Source: an optimization exercise on an open RTL-to-GDS flow (aim: small area and a short achievable clock period). Production flows keep margins and buffers that such runs may drop. RTL that was checked went through simulation tests only; none was proved equivalent to the original. The series may have gaps, and a smaller design here may also do less where the tests do not look. No functional check of the RTL was part of runs 2 to 7.

==> run_1/detail.png <==
Region (244, 244) to (274, 274) um. Cells in gray, sequential cells in the stronger gray; small squares are vias.
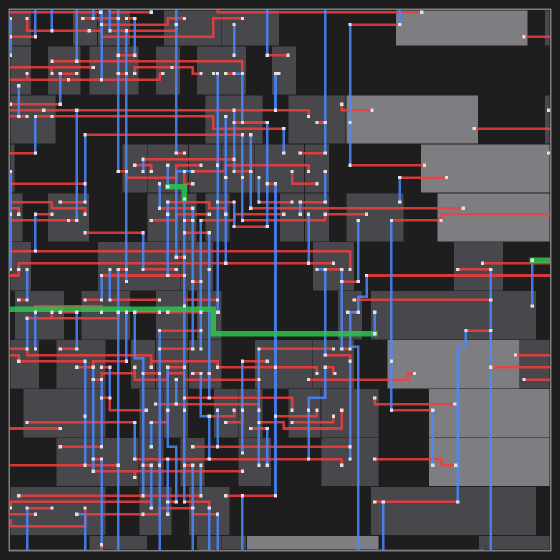
==> run_1/worst_path.png <==
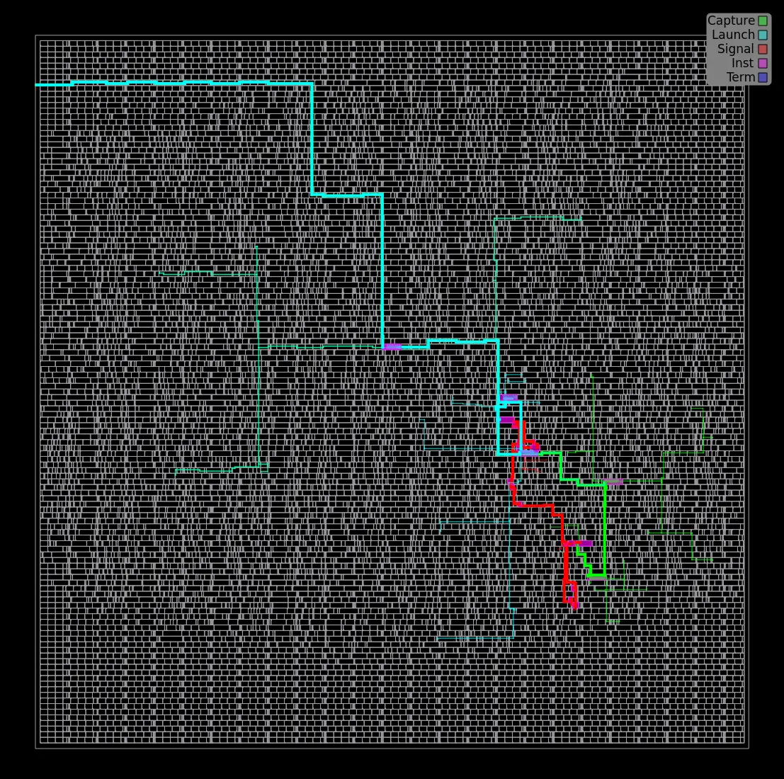
==> run_1/io_fan.png <==
Bar = 100 um.
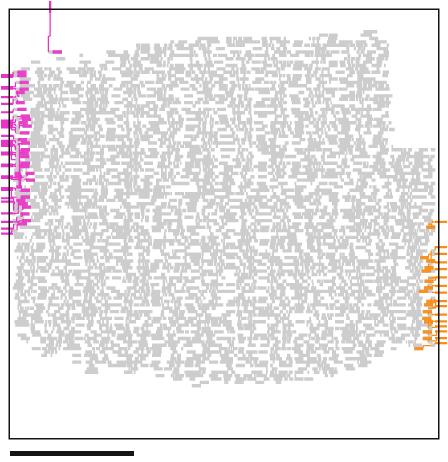
<file path="flow/design.v">
module cordic(clk, angle, sine, cosine);
  input clk;
  input signed [31:0] angle;  
  output signed [15:0] sine;  
  output signed [15:0] cosine;
  reg signed [15:0] x [0:12];
  reg signed [15:0] y [0:12];
  reg signed [31:0] z [0:12];
  parameter scaling_factor = 19896;  
  wire [1:0] sector;
  assign sector = angle[31:30];
  assign sine = y[12];
  assign cosine = x[12];
  wire signed [31:0] theta [0:12];
  assign theta [ 0] = 'h20000000;   
  assign theta [ 1] = 'h12E4051D;   
  assign theta [ 2] = 'h9FB385B;    
  assign theta [ 3] = 'h51111D4;    
  assign theta [ 4] = 'h28B0D43;    
  assign theta [ 5] = 'h145D7E1;    
  assign theta [ 6] = 'hA2F61E;     
  assign theta [ 7] = 'h517C55;     
  assign theta [ 8] = 'h28BE53;     
  assign theta [ 9] = 'h145F2E;     
  assign theta [10] = 'hA2F98;      
  assign theta [11] = 'h517CC;      
  assign theta [12] = 'h28BE6;      
  always @(posedge clk)
  begin 
    if (sector == 2'b00) begin
	  x[0] <= scaling_factor;
      y[0] <= 0;
      z[0] <= angle;      
    end
    else if  (sector == 2'b11) begin
	  x[0] <= scaling_factor;
      y[0] <= 0;
      z[0] <= angle;      
    end      
    else if (sector == 2'b01) begin
      x[0] <= -0;
      y[0] <= scaling_factor;
      z[0] <= {2'b00,angle[29:0]};      
    end
    else if (sector == 2'b10) begin
      x[0] <= 0;
      y[0] <= -scaling_factor;
      z[0] <= {2'b11,angle[29:0]};
    end
  end
  genvar i;
  generate
    for (i=0; i<13; i=i+1)
      begin
        wire sgn; 
	assign sgn = z[i][31];  
	wire signed [15:0] xnew, ynew;
        assign xnew = x[i] >>> i;  
        assign ynew = y[i] >>> i;
        always @(posedge clk)
          begin
            if (sgn==1)
              begin
                x[i+1] <= x[i]+ynew;
                y[i+1] <= y[i]-xnew;
                z[i+1] <= z[i]+theta[i];
              end
            else
              begin
                x[i+1] <= x[i]-ynew;
                y[i+1] <= y[i]+xnew;
                z[i+1] <= z[i]-theta[i];
              end
          end
      end
  endgenerate
endmodule
</file>
<file path="flow/run.sh">
#!/bin/bash
# synth_recipe.tcl (not shown) runs the flow's synth.tcl, then flattens the netlist and writes it again
# the make line also repeats each setting of config.mk as NAME=value (left out here)
make -C /OpenROAD-flow-scripts/flow DESIGN_CONFIG=/design/flow/config.mk WORK_HOME=/design/flow/orfs CLKGATE_MAP_FILE= SYNTH_SCRIPT=/design/flow/synth_recipe.tcl finish
</file>
<file path="flow/config.mk">
export PLATFORM = sky130hd
export DESIGN_NAME = cordic
export DESIGN_NICKNAME = cordic
export VERILOG_FILES = /design/flow/design.v
export SDC_FILE = /design/flow/constraint.sdc
export NUM_CORES = 4
export LEC_CHECK = 0
export CAP_MARGIN = 20
export CORE_MARGIN = 2
export CORE_UTILIZATION = 40
export SLEW_MARGIN = 20
</file>
<file path="flow/constraint.sdc">
create_clock -name core_clock -period 3.5 [get_ports {clk}]
set_input_delay 0.7000 -clock core_clock [delete_from_list [all_inputs] [get_ports {clk}]]
set_output_delay 0.7000 -clock core_clock [all_outputs]
set_load 0.01 [all_outputs]
</file>
==> qor.yml, run 1 <==
fmax_ghz: 0.2997
synth_flop_cell: "dfxtp_1"
crit_path_frequent_cell: "a21oi_1"
fin_crit_sh: 0.9534
synthXorXnorAreaFrac: 0.1342
outcome: "no timing/DRC/antenna violations"
crit_fanout: 5
hold_end: "z[1][22]"
met1_usage: 0.1676
use_met3: 0.01926
critPathCapture: "x[9][15]"
cts_buffer_depth: 3
dr.pass1.iters: 7
syn_nets: 5921
post-cts-setup-buffer-count: 0
largest_reg_flops: 349
stdcell_area_sq_um: 53110
rsz0062_at_grt: "yes"
tightest_slew_ns: 0.7741
crit_family: "compound AO/OA/AOI/OAI gates"
largest_class: "multi-input gates"
fin_cells: 6935
yosys.area_share.adder: 0.2022
die_w_um: 345.3
final_nets: 6116
diodes: 0
slew-limit-headroom: 0.4832
netlist_top_cells_area: "dfxtp_1 31%, ha_1 19%, xnor2_1 8.8%"
worst-path-buf-inv: 1
synth-compound-area-share: 0.1974
yosys.area_share.simple: 0.1169
drc: 0
syn-instance-count: 5156
totalWireLength_um: 93840
start_kind: "flop"
largest_register: "z"
crit_type: "reg2reg"
n_all_inverters: 283
max_cap_violations: 0
h-tree-depth: 3
grt.total_usage: 0.1535
r2r-end: "x[9][15]"
placed_area_sq_um: 49890
grt_use_met2: 0.2936
die_y_um: 345.3
final.hold.worst_slack_ns: 0.3232
min_period_ns: 3.337
final_common_cell: "dfxtp_1"
yosys_register_bits: 724
initial_core_util: 0.4021
synthArstFlopShare: 0
yosysWarnings: 4
Notes on detail.png above:
blue -> metal 2
green -> metal 3
red -> metal 1
cells with their middle in the window = 64
sequential cells in the window = 7
netlist names of flops here include = `z` (7)

Notes on worst_path.png above:
Final Core Density: 0.4583
Final WS setup: 0.1631 ns
setup TNS: 0 ns

Notes on io_fan.png above:
orange -> `sine`  # bits 16, direction output, end cells 16, buffers 16, wire 168 um
magenta -> `angle`  # bits 32, direction input, end cells 36, buffers 32, wire 394 um
port bufs: 64
I/O Pins: 65

==> run_1/power_grid.png <==
Bar = 100 um. Pins as bars on the die edge.
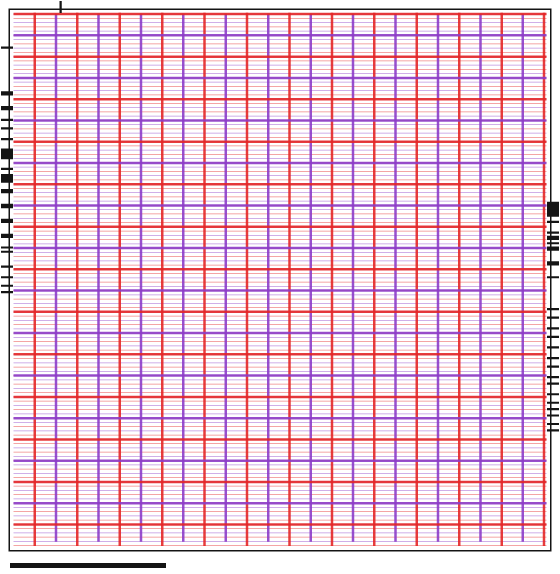

## Run 2: files that changed since run 1, shown whole
==> flow/design.v <==
module cordic(clk, angle, sine, cosine);
  input clk;
  input signed [31:0] angle;
  output signed [15:0] sine;
  output signed [15:0] cosine;
  reg [31:0] a0;
  always @(posedge clk) a0 <= angle;
  wire [29:0] z1 = {~a0[29], a0[28:0]};
  wire d1_0 = z1[29];
  reg [29:0] z2;   
  always @(posedge clk) z2 <= z1[29] ? z1[29:0] + 30'h12E4051D : z1[29:0] + 30'h2D1BFAE3;
  reg [28:0] z3;   
  always @(posedge clk) z3 <= z2[29] ? z2[28:0] + 29'h9FB385B : z2[28:0] + 29'h1604C7A5;
  reg [27:0] z4;   
  always @(posedge clk) z4 <= z3[28] ? z3[27:0] + 28'h51111D4 : z3[27:0] + 28'hAEEEE2C;
  reg [26:0] z5;   
  always @(posedge clk) z5 <= z4[27] ? z4[26:0] + 27'h28B0D43 : z4[26:0] + 27'h574F2BD;
  reg [25:0] z6;   
  always @(posedge clk) z6 <= z5[26] ? z5[25:0] + 26'h145D7E1 : z5[25:0] + 26'h2BA281F;
  reg [24:0] z7;   
  always @(posedge clk) z7 <= z6[25] ? z6[24:0] + 25'hA2F61E : z6[24:0] + 25'h15D09E2;
  reg [23:0] z8;   
  always @(posedge clk) z8 <= z7[24] ? z7[23:0] + 24'h517C55 : z7[23:0] + 24'hAE83AB;
  reg [22:0] z9;   
  always @(posedge clk) z9 <= z8[23] ? z8[22:0] + 23'h28BE53 : z8[22:0] + 23'h5741AD;
  reg [21:0] z10;   
  always @(posedge clk) z10 <= z9[22] ? z9[21:0] + 22'h145F2E : z9[21:0] + 22'h2BA0D2;
  wire [20:0] z11 = z10[21] ? z10[20:0] + 21'hA2F98 : z10[20:0] + 21'h15D068;
  reg d1_1; always @(posedge clk) d1_1 <= z1[29];
  reg d1_2; always @(posedge clk) d1_2 <= d1_1;
  reg d1_3; always @(posedge clk) d1_3 <= d1_2;
  wire dd1 = d1_3;
  reg d2_2; always @(posedge clk) d2_2 <= z2[29];
  reg d2_3; always @(posedge clk) d2_3 <= d2_2;
  wire dd2 = d2_3;
  reg d3_3; always @(posedge clk) d3_3 <= z3[28];
  wire dd3 = d3_3;
  reg d4_4; always @(posedge clk) d4_4 <= z4[27];
  wire dd4 = d4_4;
  reg d5_5; always @(posedge clk) d5_5 <= z5[26];
  wire dd5 = d5_5;
  reg d6_6; always @(posedge clk) d6_6 <= z6[25];
  wire dd6 = d6_6;
  reg d7_7; always @(posedge clk) d7_7 <= z7[24];
  wire dd7 = d7_7;
  reg d8_8; always @(posedge clk) d8_8 <= z8[23];
  wire dd8 = d8_8;
  reg d9_9; always @(posedge clk) d9_9 <= z9[22];
  wire dd9 = d9_9;
  reg d10_10; always @(posedge clk) d10_10 <= z10[21];
  wire dd10 = d10_10;
  reg d11_10; always @(posedge clk) d11_10 <= z11[20];
  reg d11_11; always @(posedge clk) d11_11 <= d11_10;
  wire dd11 = d11_11;
  reg s31_1, s30_1; always @(posedge clk) begin s31_1 <= a0[31]; s30_1 <= a0[30]; end
  reg s31_2, s30_2; always @(posedge clk) begin s31_2 <= s31_1; s30_2 <= s30_1; end
  reg s31_3, s30_3; always @(posedge clk) begin s31_3 <= s31_2; s30_3 <= s30_2; end
  wire s31 = s31_3, s30 = s30_3;
  wire [4:0] tsel = {s31, s30, dd1, dd2, dd3};
  reg [15:0] tx, ty;
  always @(*) begin
    case (tsel)
      5'd0: begin tx = 16'hF9EE; ty = 16'h7F81; end
      5'd1: begin tx = 16'h1980; ty = 16'h7D15; end
      5'd2: begin tx = 16'h36A6; ty = 16'h735D; end
      5'd3: begin tx = 16'h515C; ty = 16'h625D; end
      5'd4: begin tx = 16'h625D; ty = 16'h515C; end
      5'd5: begin tx = 16'h735D; ty = 16'h36A6; end
      5'd6: begin tx = 16'h7D15; ty = 16'h1980; end
      5'd7: begin tx = 16'h7F81; ty = 16'hF9EE; end
      5'd8: begin tx = 16'h807F; ty = 16'hF9ED; end
      5'd9: begin tx = 16'h82EB; ty = 16'h1981; end
      5'd10: begin tx = 16'h8CA3; ty = 16'h36A5; end
      5'd11: begin tx = 16'h9DA3; ty = 16'h515D; end
      5'd12: begin tx = 16'hAEA4; ty = 16'h625C; end
      5'd13: begin tx = 16'hC95A; ty = 16'h735E; end
      5'd14: begin tx = 16'hE680; ty = 16'h7D14; end
      5'd15: begin tx = 16'h0612; ty = 16'h7F82; end
      5'd16: begin tx = 16'h0613; ty = 16'h807E; end
      5'd17: begin tx = 16'hE67F; ty = 16'h82EC; end
      5'd18: begin tx = 16'hC95B; ty = 16'h8CA2; end
      5'd19: begin tx = 16'hAEA3; ty = 16'h9DA4; end
      5'd20: begin tx = 16'h9DA4; ty = 16'hAEA3; end
      5'd21: begin tx = 16'h8CA2; ty = 16'hC95B; end
      5'd22: begin tx = 16'h82EC; ty = 16'hE67F; end
      5'd23: begin tx = 16'h807E; ty = 16'h0613; end
      5'd24: begin tx = 16'h7F82; ty = 16'h0612; end
      5'd25: begin tx = 16'h7D14; ty = 16'hE680; end
      5'd26: begin tx = 16'h735E; ty = 16'hC95A; end
      5'd27: begin tx = 16'h625C; ty = 16'hAEA4; end
      5'd28: begin tx = 16'h515D; ty = 16'h9DA3; end
      5'd29: begin tx = 16'h36A5; ty = 16'h8CA3; end
      5'd30: begin tx = 16'h1981; ty = 16'h82EB; end
      5'd31: begin tx = 16'hF9ED; ty = 16'h807F; end
      default: begin tx = 16'h0000; ty = 16'h0000; end
    endcase
  end
  reg signed [15:0] x4, y4;
  always @(posedge clk) begin x4 <= tx; y4 <= ty; end
  wire signed [15:0] xs4 = x4 >>> 4, ys4 = y4 >>> 4;
  wire [16:0] xa4 = {x4, 1'b1} + {ys4 ^ {16{~dd4}}, ~dd4};
  wire [16:0] ya4 = {y4, 1'b1} + {xs4 ^ {16{dd4}}, dd4};
  reg signed [15:0] x5, y5;
  always @(posedge clk) begin x5 <= xa4[16:1]; y5 <= ya4[16:1]; end
  wire signed [15:0] xs5 = x5 >>> 5, ys5 = y5 >>> 5;
  wire [16:0] xa5 = {x5, 1'b1} + {ys5 ^ {16{~dd5}}, ~dd5};
  wire [16:0] ya5 = {y5, 1'b1} + {xs5 ^ {16{dd5}}, dd5};
  reg signed [15:0] x6, y6;
  always @(posedge clk) begin x6 <= xa5[16:1]; y6 <= ya5[16:1]; end
  wire signed [15:0] xs6 = x6 >>> 6, ys6 = y6 >>> 6;
  wire [16:0] xa6 = {x6, 1'b1} + {ys6 ^ {16{~dd6}}, ~dd6};
  wire [16:0] ya6 = {y6, 1'b1} + {xs6 ^ {16{dd6}}, dd6};
  reg signed [15:0] x7, y7;
  always @(posedge clk) begin x7 <= xa6[16:1]; y7 <= ya6[16:1]; end
  wire signed [15:0] xs7 = x7 >>> 7, ys7 = y7 >>> 7;
  wire [16:0] xa7 = {x7, 1'b1} + {ys7 ^ {16{~dd7}}, ~dd7};
  wire [16:0] ya7 = {y7, 1'b1} + {xs7 ^ {16{dd7}}, dd7};
  reg signed [15:0] x8, y8;
  always @(posedge clk) begin x8 <= xa7[16:1]; y8 <= ya7[16:1]; end
  wire signed [15:0] xs8 = x8 >>> 8, ys8 = y8 >>> 8;
  wire [16:0] xa8 = {x8, 1'b1} + {ys8 ^ {16{~dd8}}, ~dd8};
  wire [16:0] ya8 = {y8, 1'b1} + {xs8 ^ {16{dd8}}, dd8};
  reg signed [15:0] x9, y9;
  always @(posedge clk) begin x9 <= xa8[16:1]; y9 <= ya8[16:1]; end
  wire signed [15:0] xs9 = x9 >>> 9, ys9 = y9 >>> 9;
  wire [16:0] xa9 = {x9, 1'b1} + {ys9 ^ {16{~dd9}}, ~dd9};
  wire [16:0] ya9 = {y9, 1'b1} + {xs9 ^ {16{dd9}}, dd9};
  reg signed [15:0] x10, y10;
  always @(posedge clk) begin x10 <= xa9[16:1]; y10 <= ya9[16:1]; end
  wire signed [15:0] xs10 = x10 >>> 10, ys10 = y10 >>> 10;
  wire [16:0] xa10 = {x10, 1'b1} + {ys10 ^ {16{~dd10}}, ~dd10};
  wire [16:0] ya10 = {y10, 1'b1} + {xs10 ^ {16{dd10}}, dd10};
  reg signed [15:0] x11, y11;
  always @(posedge clk) begin x11 <= xa10[16:1]; y11 <= ya10[16:1]; end
  wire signed [15:0] xs11 = x11 >>> 11, ys11 = y11 >>> 11;
  wire [16:0] xa11 = {x11, 1'b1} + {ys11 ^ {16{~dd11}}, ~dd11};
  wire [16:0] ya11 = {y11, 1'b1} + {xs11 ^ {16{dd11}}, dd11};
  reg signed [15:0] x12, y12;
  always @(posedge clk) begin x12 <= xa11[16:1]; y12 <= ya11[16:1]; end
  assign sine = y12;
  assign cosine = x12;
endmodule
==> run_2/power_grid.png <==
Bar = 100 um. Pins as bars on the die edge.
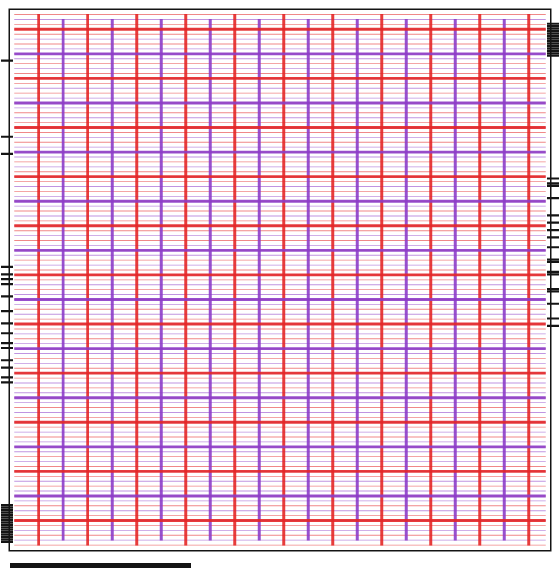
red -> VSS
purple -> VDD
met5 straps = 21
rows = 108
met4 straps = 21
signal pins = 65
met1 rails = 109
Die Ht: 299 um
Die W: 299 um

==> run 2 against run 1 <==
Effect of this change:
- first-iteration DRC count shrank 25%
- critical endpoint is now x11[14]
- flip-flop and latch count decreased by 155
- core utilization fell by 0.36 points
- via count shrank 26%
- die area is 25% lower
- global-route usage shrank 0.41 points
- final area down 26%
- cell count decreased by 25%
==> qor.yml, run 2 <==
cts_buffer_depth: 3
yosysWarnings: 1
use_met3: 0.02130
synthXorXnorAreaFrac: 0.1384
grt_use_met2: 0.2748
io_pins: 65
worst-path-buf-inv: 1
r2r-end: "x11[14]"
min_period_ns: 3.181
grt.total_usage: 0.1494
io_buffers: 64
tns_ns: 0
fin_cells: 5172
critPathCapture: "x11[14]"
synth_flop_cell: "dfxtp_1"
crit_family: "compound AO/OA/AOI/OAI gates"
crit_type: "reg2reg"
n_all_inverters: 170
crit_fanout: 12
final.hold.worst_slack_ns: 0.3206
yosys.area_share.adder: 0.1757
diodes: 0
largest_reg_flops: 32
met1_usage: 0.1740
utilization: 0.4546
largest_register: "a0"
start_kind: "flop"
yosys_register_bits: 569
stdcell_area_sq_um: 39320
tightest_slew_ns: 0.8382
final_nets: 4479
largest_class: "multi-input gates"
outcome: "no timing/DRC/antenna violations"
max_cap_violations: 0
fin_crit_sh: 0.9089
hold_end: "s30_1"
rsz0062_at_grt: "no"
netlist_top_cells_area: "dfxtp_1 33%, ha_1 17%, xnor2_1 9.8%"
totalWireLength_um: 67020
==> run_2/detail.png <==
Region (209, 209) to (239, 239) um. Cells in gray, sequential cells in the stronger gray; small squares are vias.
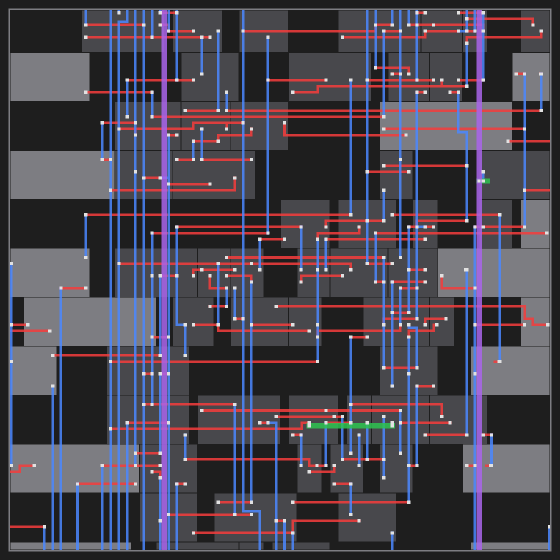
purple -> metal 4
red -> metal 1
green -> metal 3
blue -> metal 2
netlist names of flops here include = `y10` (4), `y9` (4)
most frequent = xnor2_1 (9), ha_1 (9), dfxtp_1 (9)
sequential cells in the window = 9
cells with their middle in the window = 56

==> run_2/worst_path.png <==
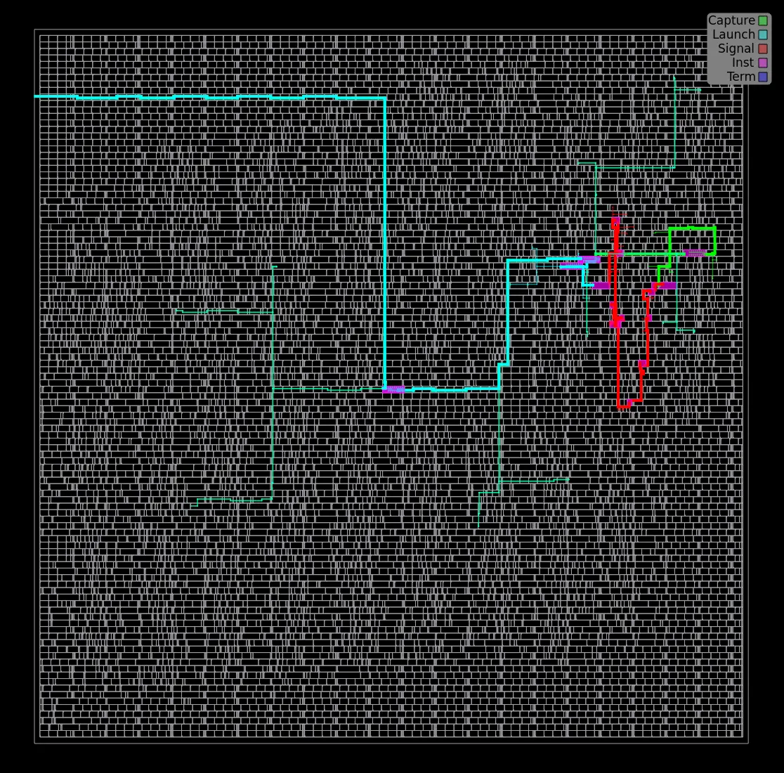

==> inputs of run 3 (changes only) <==
--- a/flow/config.mk
+++ b/flow/config.mk
@@ -8,4 +8,5 @@
 export CAP_MARGIN = 20
 export CORE_MARGIN = 2
 export CORE_UTILIZATION = 40
+export SETUP_SLACK_MARGIN = 1.6
 export SLEW_MARGIN = 20
==> run_3/worst_path.png <==
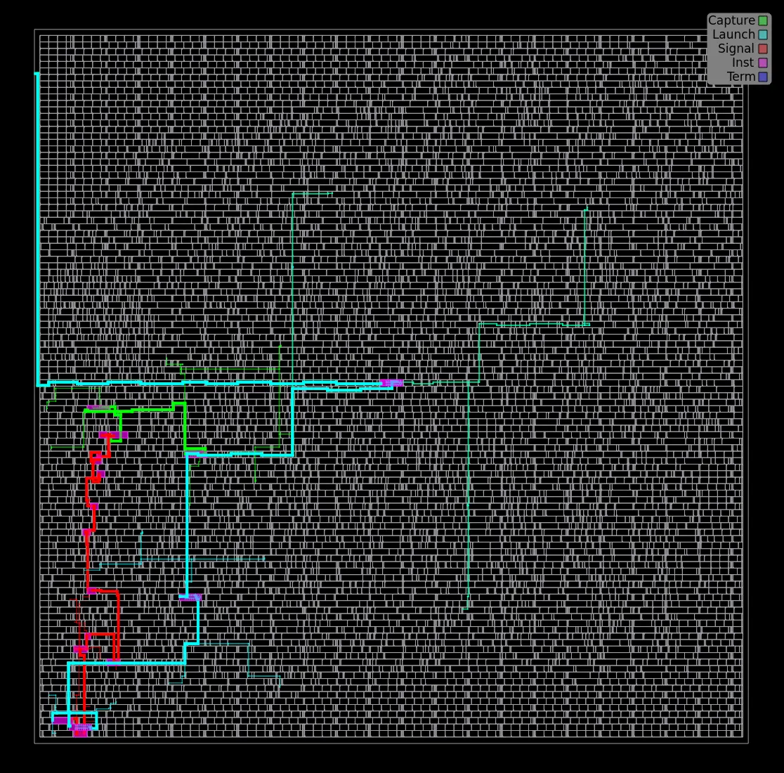
Min Clock Period, post-route: 2.818 ns
final cell count without fillers: 5772
Final WS setup: 0.6820 ns
Final Core Density: 0.6018

==> run_3/detail.png <==
Region (209, 209) to (239, 239) um. Cells in gray, sequential cells in the stronger gray; small squares are vias.
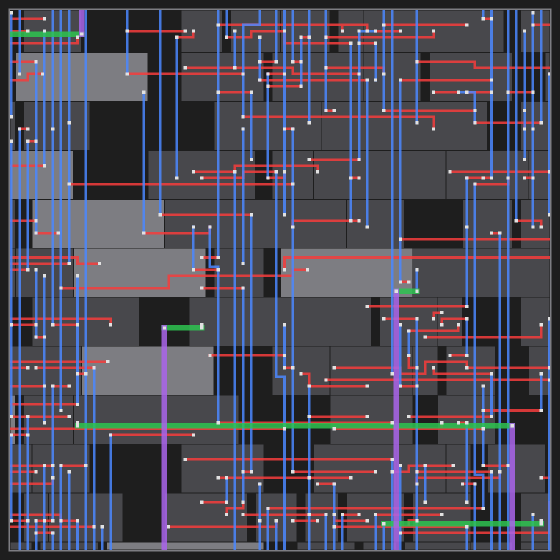
blue -> metal 2
purple -> metal 4
green -> metal 3
red -> metal 1
netlist names of flops here include = `y9` (4), `x9` (1)
cells with their middle in the window = 58
most frequent = xnor2_1 (8), ha_1 (8)
sequential cells in the window = 5

==> run 3 against run 2 <==
Effect of this change:
- register-to-register slack improved by 0.36 ns
- cell count rose by 12%
- non-clock buffer count rose by 606
- die area unchanged
- first-iteration DRC count is 3.0% lower
- largest cell class unchanged
- highest routed layer unchanged
==> qor.yml, run 3 <==
antenna_found_initial: 0
netlist.top_cell.by_area: "dfxtp_1"
die_w_um: 299
netlist_top_cells_area: "dfxtp_1 33%, ha_1 17%, xnor2_1 9.8%"
syn-instance-count: 3836
largest_register: "a0"
use_met3: 0.02508
n_all_inverters: 170
outcome: "no timing/DRC/antenna violations"
final_nets: 5085
worst-path-buf-inv: 1
slew-limit-headroom: 0.3945
yosys.area_share.adder: 0.1757
rsz0062_at_grt: "yes"
top_layer: "met4"
met1_usage: 0.2054
die_y_um: 299
fin_crit_sh: 0.8051
post-cts-setup-buffer-count: 439
hold_end: "d1_3"
fmax_ghz: 0.3549
stdcell_area_sq_um: 52040
tns_ns: 0
drc: 0
syn_nets: 4353
placed_area_sq_um: 38740
final.hold.worst_slack_ns: 0.3073
synth-compound-area-share: 0.2024
io_pins: 65
final_common_cell: "dfxtp_1"
yosys_register_bits: 569
crit_fanout: 6
r2r-end: "z2[26]"
max_cap_violations: 0
crit_type: "reg2reg"
synth_top_family_by_area: "compound AO/OA/AOI/OAI gates"
tightest_slew_ns: 0.8987
largest_class: "multi-input gates"
initial_core_util: 0.4025
grt.total_usage: 0.1839
critPathCapture: "z2[26]"
yosysWarnings: 1
yosys.area_share.simple: 0.1277
start_kind: "flop"
largest_reg_flops: 32
totalWireLength_um: 90500
h-tree-depth: 3
==> run_3/layer_met3.png <==
Bar = 100 um.
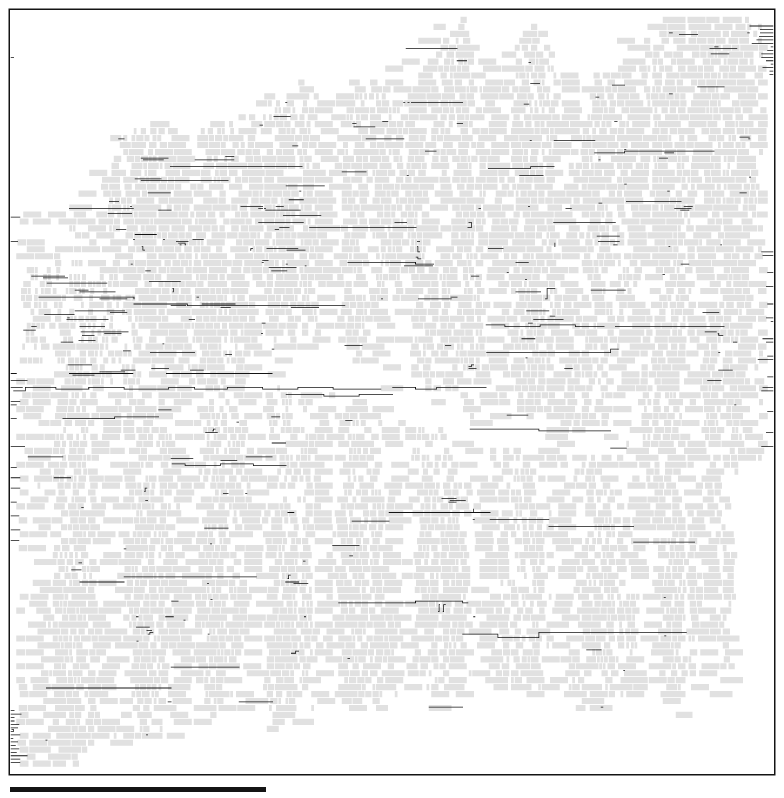

==> inputs of run 4 (changes only) <==
--- a/flow/config.mk
+++ b/flow/config.mk
@@ -8,5 +8,5 @@
 export CAP_MARGIN = 20
 export CORE_MARGIN = 2
 export CORE_UTILIZATION = 40
-export SETUP_SLACK_MARGIN = 1.6
+export SETUP_SLACK_MARGIN = 1.2
 export SLEW_MARGIN = 20
==> run_4/layer_met3.png <==
Bar = 100 um.
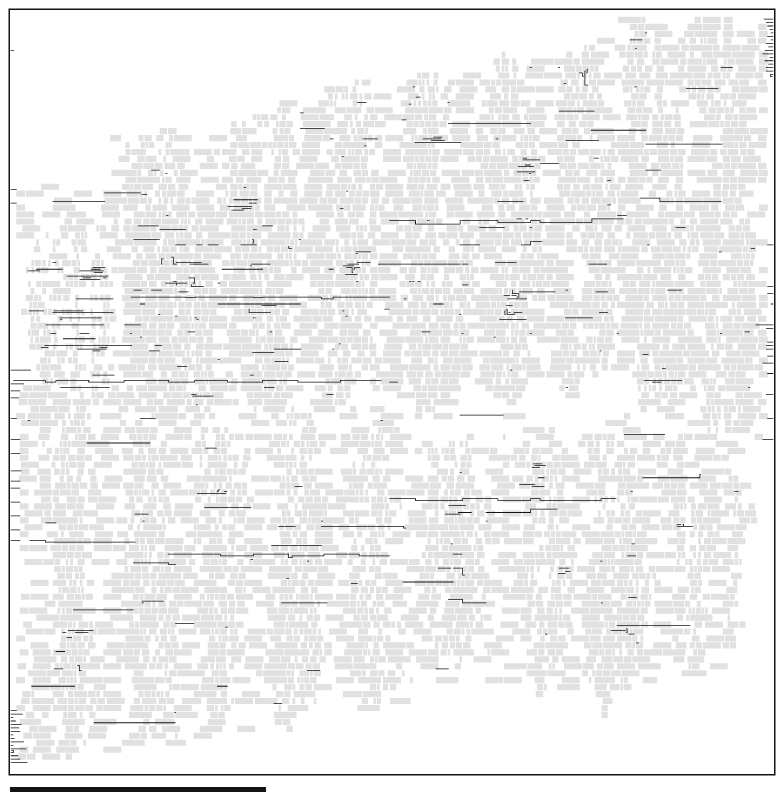
main direction = horizontal
wire length on this layer = 2410 um
nets with wire on the layer = 237
longest straight run = 35.2 um
share of all routed wire = 2.8%
routed vias: 29380
total wire length: 86980 um
met3 Resource Use GR: 0.02639

==> run 4 against run 3 <==
Effect of this change:
- count of clock-buffer cells in the layout is 7 lower
- global-route usage is 0.67 points lower
- core utilization is 3.0 points lower
- flip-flop and latch count stayed put
- clock skew is 0.0034 ns higher
- routed wire length is 3.9% lower
- cell count is 1.9% lower
- via count is 1.4% lower
==> qor.yml, run 4 <==
syn-instance-count: 3836
largest_register: "a0"
io_buffers: 64
synthXorXnorAreaFrac: 0.1384
io_pins: 65
fin_crit_sh: 0.8040
largest_class: "multi-input gates"
synthArstFlopShare: 0
antenna_found_initial: 0
yosysWarnings: 1
tns_ns: 0
cts_buffer_depth: 3
n_all_inverters: 171
syn_nets: 4353
r2r-end: "z5[22]"
h-tree-depth: 3
diodes: 0
critPathCapture: "z5[22]"
netlist_top_cells_area: "dfxtp_1 33%, ha_1 17%, xnor2_1 9.8%"
synth_top_family_by_area: "compound AO/OA/AOI/OAI gates"
stdcell_area_sq_um: 49400
slew-limit-headroom: 0.3138
yosys_register_bits: 569
finalWorstSetupSlack_ns: 0.6858
outcome: "no timing/DRC/antenna violations"
tightest_slew_ns: 1.018
synth-compound-area-share: 0.2024
synth_flop_cell: "dfxtp_1"
crit_type: "reg2reg"
dr.pass1.iters: 5
max_cap_violations: 0
die_w_um: 299
met1_usage: 0.2005
crit_fanout: 3
rsz0062_at_grt: "yes"
placed_area_sq_um: 38070
netlist.top_cell.by_area: "dfxtp_1"
largest_reg_flops: 32
final_nets: 4978
crit_path_frequent_cell: "a21oi_2"
fmax_ghz: 0.3553
final.hold.worst_slack_ns: 0.3239
yosys.area_share.adder: 0.1757
top_layer: "met4"
post-cts-setup-buffer-count: 347
initial_core_util: 0.4025
==> run_4/power_grid.png <==
Bar = 100 um. Pins as bars on the die edge.
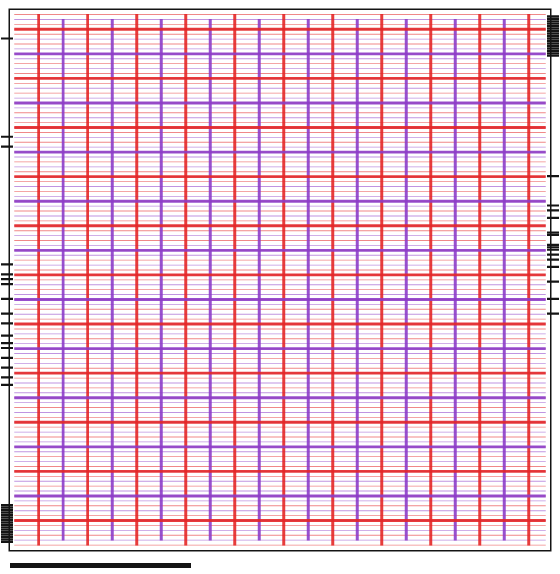
red -> VSS
purple -> VDD
met5 straps = 21
rows = 108
met4 straps = 21
core area: 86480 sq um

==> run_4/io_fan.png <==
Bar = 100 um.
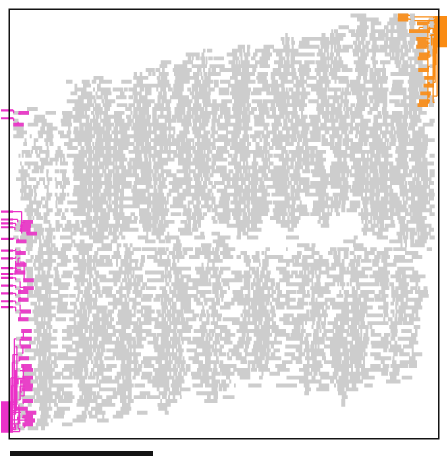

## Run 5: large edit since run 4, in outline
flow/design.v: 142 -> 2271 lines; modules unchanged: 0
  cordic: edited, 142 -> 2271 lines
--- a/flow/config.mk
+++ b/flow/config.mk
@@ -9,4 +9,3 @@
 export CORE_MARGIN = 2
 export CORE_UTILIZATION = 40
-export SETUP_SLACK_MARGIN = 1.2
 export SLEW_MARGIN = 20
==> run_5/io_fan.png <==
Bar = 100 um.
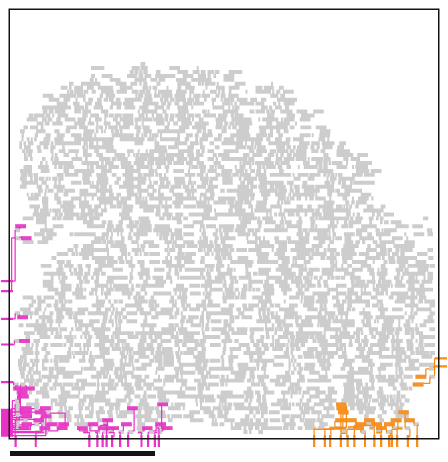
orange -> `sine`  # bits 16, direction output, end cells 16, buffers 16, wire 305 um
magenta -> `angle`  # bits 32, direction input, end cells 32, buffers 32, wire 597 um

==> run 5 against run 4 <==
Effect of this change:
- critical endpoint is now x9[8]
- cell count decreased by 13%
- maximum frequency increased by 7.2%
- sequential share of layout area rose by 7.2 points
- worst hold slack about the same
- non-clock buffer count is 513 lower
- area after synthesis down 3.2%
- synthesized cell count decreased by 0.68%
- still clean on timing, DRC and antenna
- flip-flop and latch count is the same
- clock skew fell by 0.0060 ns
==> qor.yml, run 5 <==
outcome: "no timing/DRC/antenna violations"
placed_area_sq_um: 35330
yosys.area_share.simple: 0.1531
h-tree-depth: 3
yosys_register_bits: 569
io_pins: 65
fmax_ghz: 0.3809
initial_core_util: 0.4032
dr.pass1.iters: 5
top_layer: "met4"
synth-compound-area-share: 0.1695
crit_family: "adder cells"
tns_ns: 0
die_w_um: 294.2
diodes: 0
hold_end: "s31_3"
critPathCapture: "x9[8]"
rsz0062_at_grt: "no"
post-cts-setup-buffer-count: 0
utilization: 0.4482
final_common_cell: "dfxtp_1"
fin_crit_sh: 0.7502
tightest_slew_ns: 0.8715
largest_register: "a0"
cts_buffer_depth: 3
netlist_top_cells_area: "dfxtp_1 34%, ha_1 10%, xnor2_1 9.5%"
synthArstFlopShare: 0
crit_fanout: 4
start_kind: "flop"
largest_reg_flops: 32
synth_top_family_by_area: "compound AO/OA/AOI/OAI gates"
yosysWarnings: 1
slew-limit-headroom: 0.4114
drc: 0
grt_use_met2: 0.3032
io_buffers: 64
syn-instance-count: 3810
largest_class: "multi-input gates"
crit_type: "reg2reg"
finalWorstSetupSlack_ns: 0.8743
grt.total_usage: 0.1635
n_all_inverters: 247
max_cap_violations: 0
synthXorXnorAreaFrac: 0.1466
die_y_um: 294.2
netlist.top_cell.by_area: "dfxtp_1"
stdcell_area_sq_um: 37450
met1_usage: 0.1898
synth_flop_cell: "dfxtp_1"
==> run_5/layer_met3.png <==
Bar = 100 um.
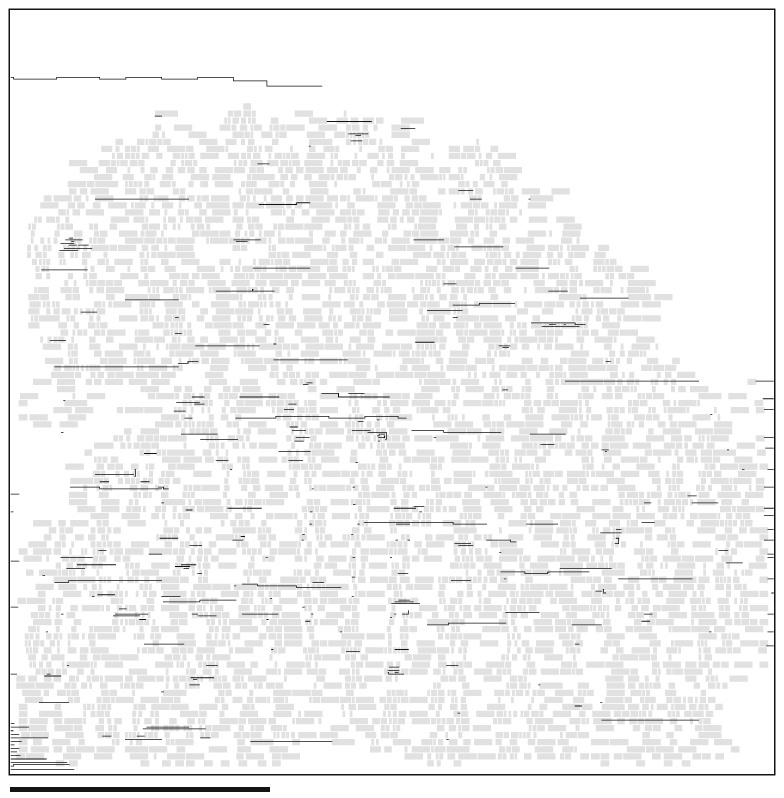
wire length on this layer = 2110 um
share of all routed wire = 3.0%
nets with wire on the layer = 178
routed vias: 25780
total wire length: 70800 um
met3 Resource Use GR: 0.02311

==> run_5/worst_path.png <==
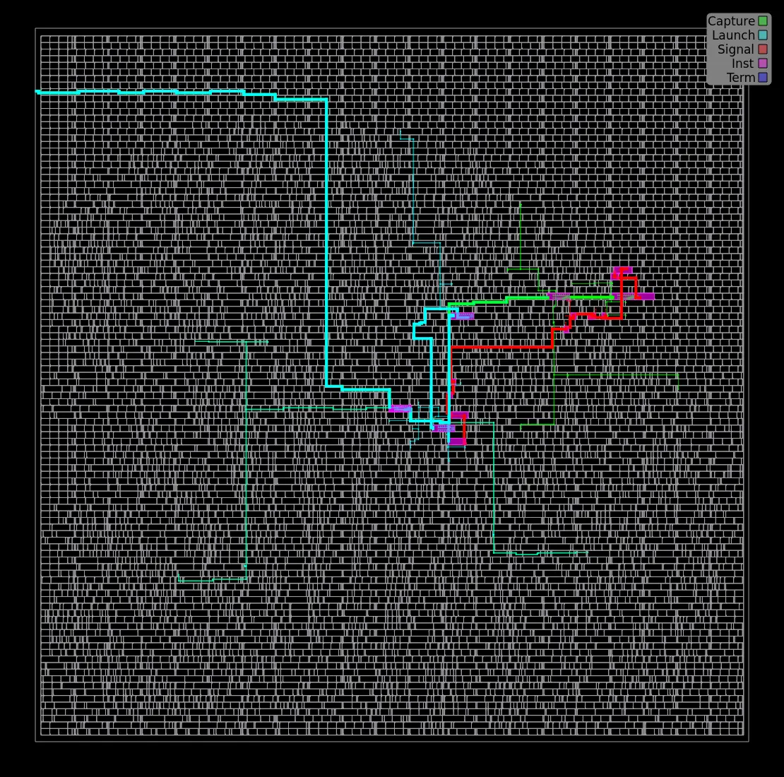

--- run 6: outline of the changes from run 5 ---
flow/design.v: 2271 -> 3917 lines; modules unchanged: 0
  cordic: edited, 2271 -> 3917 lines
==> run_6/worst_path.png <==
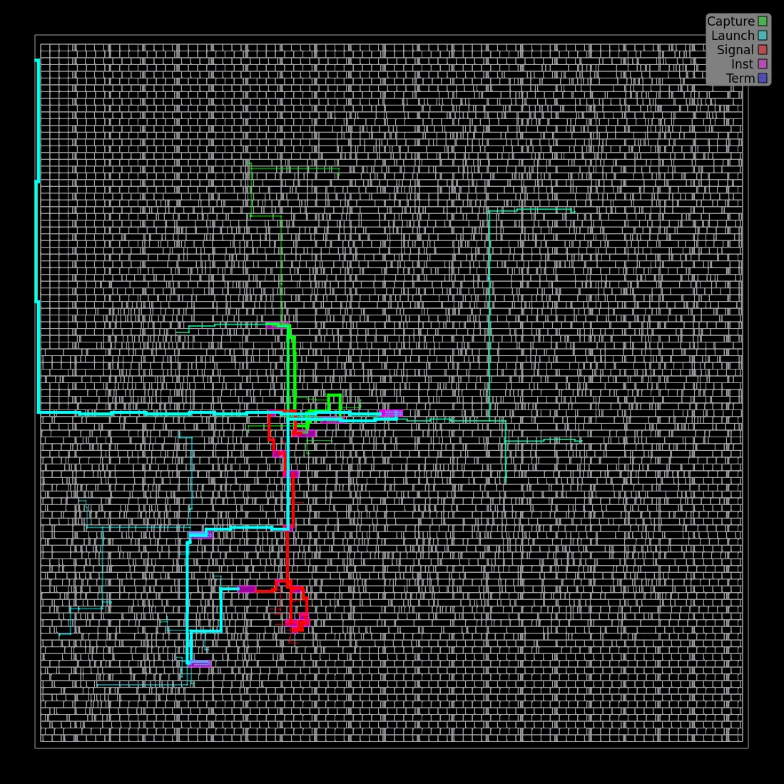
Final Core Density: 0.4613
final cell count without fillers: 4399
Final WS setup: 0.2746 ns
Min Clock Period, post-route: 3.225 ns

==> run 6 against run 5 <==
Effect of this change:
- still clean
- worst hold slack worse by 0.019 ns
- global-route usage decreased by 3.3 points
- register-to-register slack worse by 0.60 ns
- maximum frequency fell by 19%
- critical path depth rose by 3
- via count decreased by 22%
- setup slack lost 0.60 ns
- clock skew is 0.00095 ns lower
- critical path type unchanged
- largest cell class unchanged
==> qor.yml, run 6 <==
crit_type: "reg2reg"
n_all_inverters: 274
placed_area_sq_um: 34150
synthXorXnorAreaFrac: 0.1453
core_sq_um: 79000
cts_buffer_depth: 3
r2r-end: "z5[23]"
die_y_um: 286.6
die_w_um: 286.6
yosys.area_share.simple: 0.08589
io_buffers: 64
largest_reg_flops: 32
largest_register: "a0"
max_cap_violations: 0
slew-limit-headroom: 0.2569
grt.total_usage: 0.1302
hold_end: "d2_2"
rsz0062_at_grt: "no"
final_common_cell: "dfxtp_1"
top_layer: "met4"
netlist.top_cell.by_area: "dfxtp_1"
diodes: 0
netlist_top_cells_area: "dfxtp_1 36%, ha_1 19%, xnor2_1 9.9%"
start_kind: "flop"
outcome: "no timing/DRC/antenna violations"
syn-instance-count: 3153
stdcell_area_sq_um: 36440
dr.pass1.iters: 5
antenna_found_initial: 0
grt_use_met2: 0.2310
synth_top_family_by_area: "adder cells"
critPathCapture: "z5[23]"
crit_fanout: 8
fmax_ghz: 0.3100
post-cts-setup-buffer-count: 0
final.hold.worst_slack_ns: 0.3050
synth-compound-area-share: 0.1273
synth_flop_cell: "dfxtp_1"
use_met3: 0.02194
yosys_register_bits: 569
synthArstFlopShare: 0
==> run_6/io_fan.png <==
Bar = 100 um.
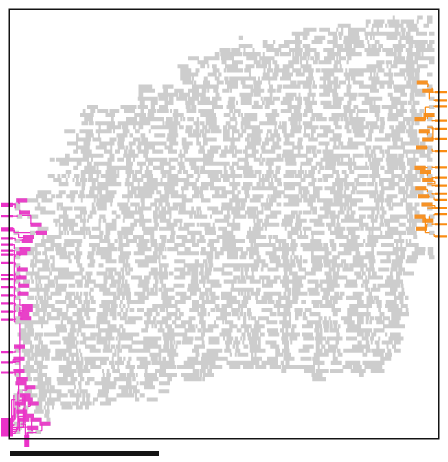
magenta -> `angle`  # bits 32, direction input, end cells 32, buffers 32, wire 498 um
orange -> `sine`  # bits 16, direction output, end cells 16, buffers 16, wire 152 um

==> run_6/detail.png <==
Region (200, 200) to (230, 230) um. Cells in gray, sequential cells in the stronger gray; small squares are vias.
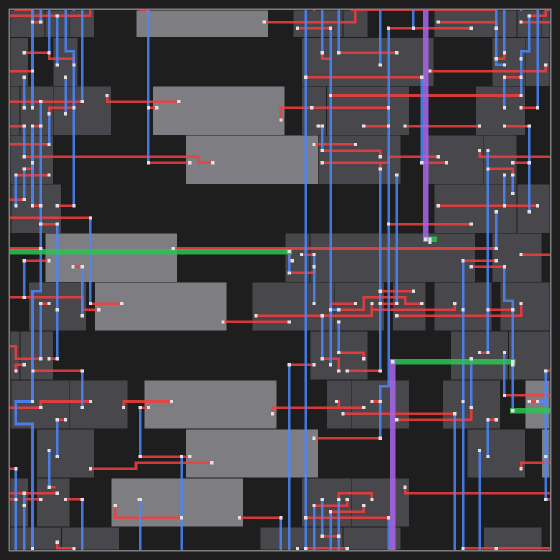

==> run 7: too many edits to list; what changed since run 6 <==
flow/design.v: 3917 -> 5415 lines; modules unchanged: 0
  cordic: edited, 3917 -> 5415 lines
==> run_7/detail.png <==
Region (217, 217) to (247, 247) um. Cells in gray, sequential cells in the stronger gray; small squares are vias.
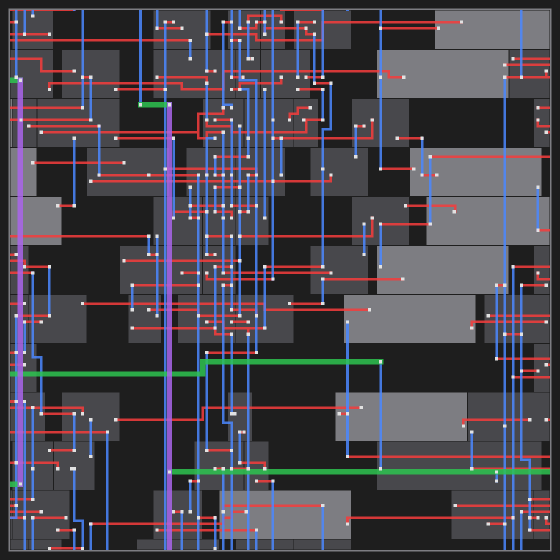
purple -> metal 4
red -> metal 1
green -> metal 3
blue -> metal 2
most frequent = xnor2_1 (8), dfxtp_1 (8), ha_1 (7)
cells with their middle in the window = 55
sequential cells in the window = 8
netlist names of flops here include = `x10` (5), `y10` (3)

==> run_7/worst_path.png <==
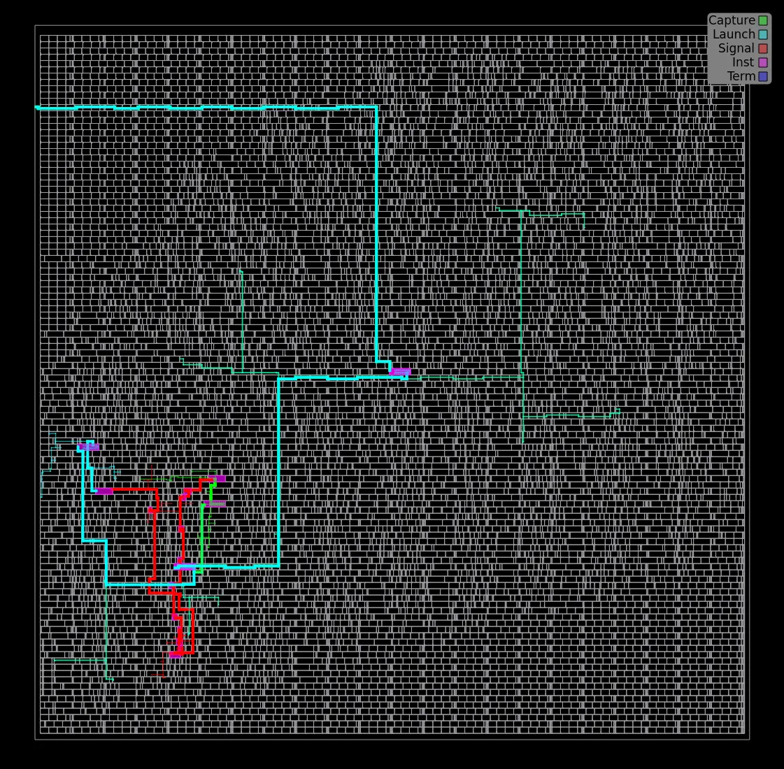
Final Core Density: 0.4525
final cell count without fillers: 5564
Min Clock Period, post-route: 3.168 ns

==> run 7 against run 6 <==
Effect of this change:
- flip-flop and latch count unchanged
- count of clock-buffer cells in the layout up 12
- setup slack better by 0.058 ns
- critical endpoint is now z3[26]
- critical path type unchanged
- worst hold slack better by 0.0059 ns
- area after synthesis up 16%
- core utilization down 0.88 points
==> qor.yml, run 7 <==
io_pins: 65
diodes: 0
yosys_register_bits: 569
yosys.area_share.adder: 0.1780
final.hold.worst_slack_ns: 0.3109
yosysWarnings: 1
die_y_um: 309.0
antenna_found_initial: 0
cts_buffer_depth: 3
dr.pass1.iters: 5
syn-instance-count: 4171
rsz0062_at_grt: "no"
placed_area_sq_um: 39380
use_met3: 0.02275
synth-compound-area-share: 0.2089
slew-limit-headroom: 0.4441
critPathCapture: "z3[26]"
final_nets: 4825
met1_usage: 0.1896
top_layer: "met4"
netlist.top_cell.by_area: "dfxtp_1"
synth_top_family_by_area: "compound AO/OA/AOI/OAI gates"
crit_fanout: 12
largest_register: "a0"
io_buffers: 64
post-cts-setup-buffer-count: 0
tightest_slew_ns: 0.8310
crit_path_frequent_cell: "o21ai_1"
max_cap_violations: 0
start_kind: "flop"
outcome: "no timing/DRC/antenna violations"
fmax_ghz: 0.3157
netlist_top_cells_area: "dfxtp_1 31%, ha_1 17%, xnor2_1 9.4%"
die_w_um: 309.0
largest_reg_flops: 32
grt.total_usage: 0.1534

==> afterwards: timing with drivers on the ports <==
Ports are ideal in the flow. The routed layouts listed here were re-timed in OpenROAD.
Step 1 sets driving cells, clkbuf_16 on the clock port and buf_2 on the other inputs (assumed; they add their load-dependent delay and slew).
Step 2 adds t to the input delays and takes it off the output delays; t is the mean of the earliest and latest rising clock arrival at the registers after step 1. Input paths then give back, and output paths get back, about the clock's delay inside the block.
a / b / c = ideal ports / drivers / drivers and shift; a / b = the first two.
| run | t, ns | slack for setup (ns) | worst setup path after step 2 | cell pins on the clock port's net |
|---|---|---|---|---|
| run 1 | 0.686 | 0.163 / 0.163 / 0.163 | register to register | 1 |
| run 2 | 0.658 | 0.319 / 0.319 / 0.319 | register to register | 1 |
| run 3 | 0.669 | 0.682 / 0.682 / 0.682 | register to register | 1 |
| run 4 | 0.669 | 0.686 / 0.686 / 0.686 | register to register | 1 |
| run 5 | 0.649 | 0.874 / 0.874 / 0.874 | register to register | 1 |
| run 6 | 0.651 | 0.275 / 0.275 / 0.275 | register to register | 1 |
| run 7 | 0.665 | 0.332 / 0.332 / 0.332 | register to register | 1 |
After both steps every run listed still meets setup and hold.
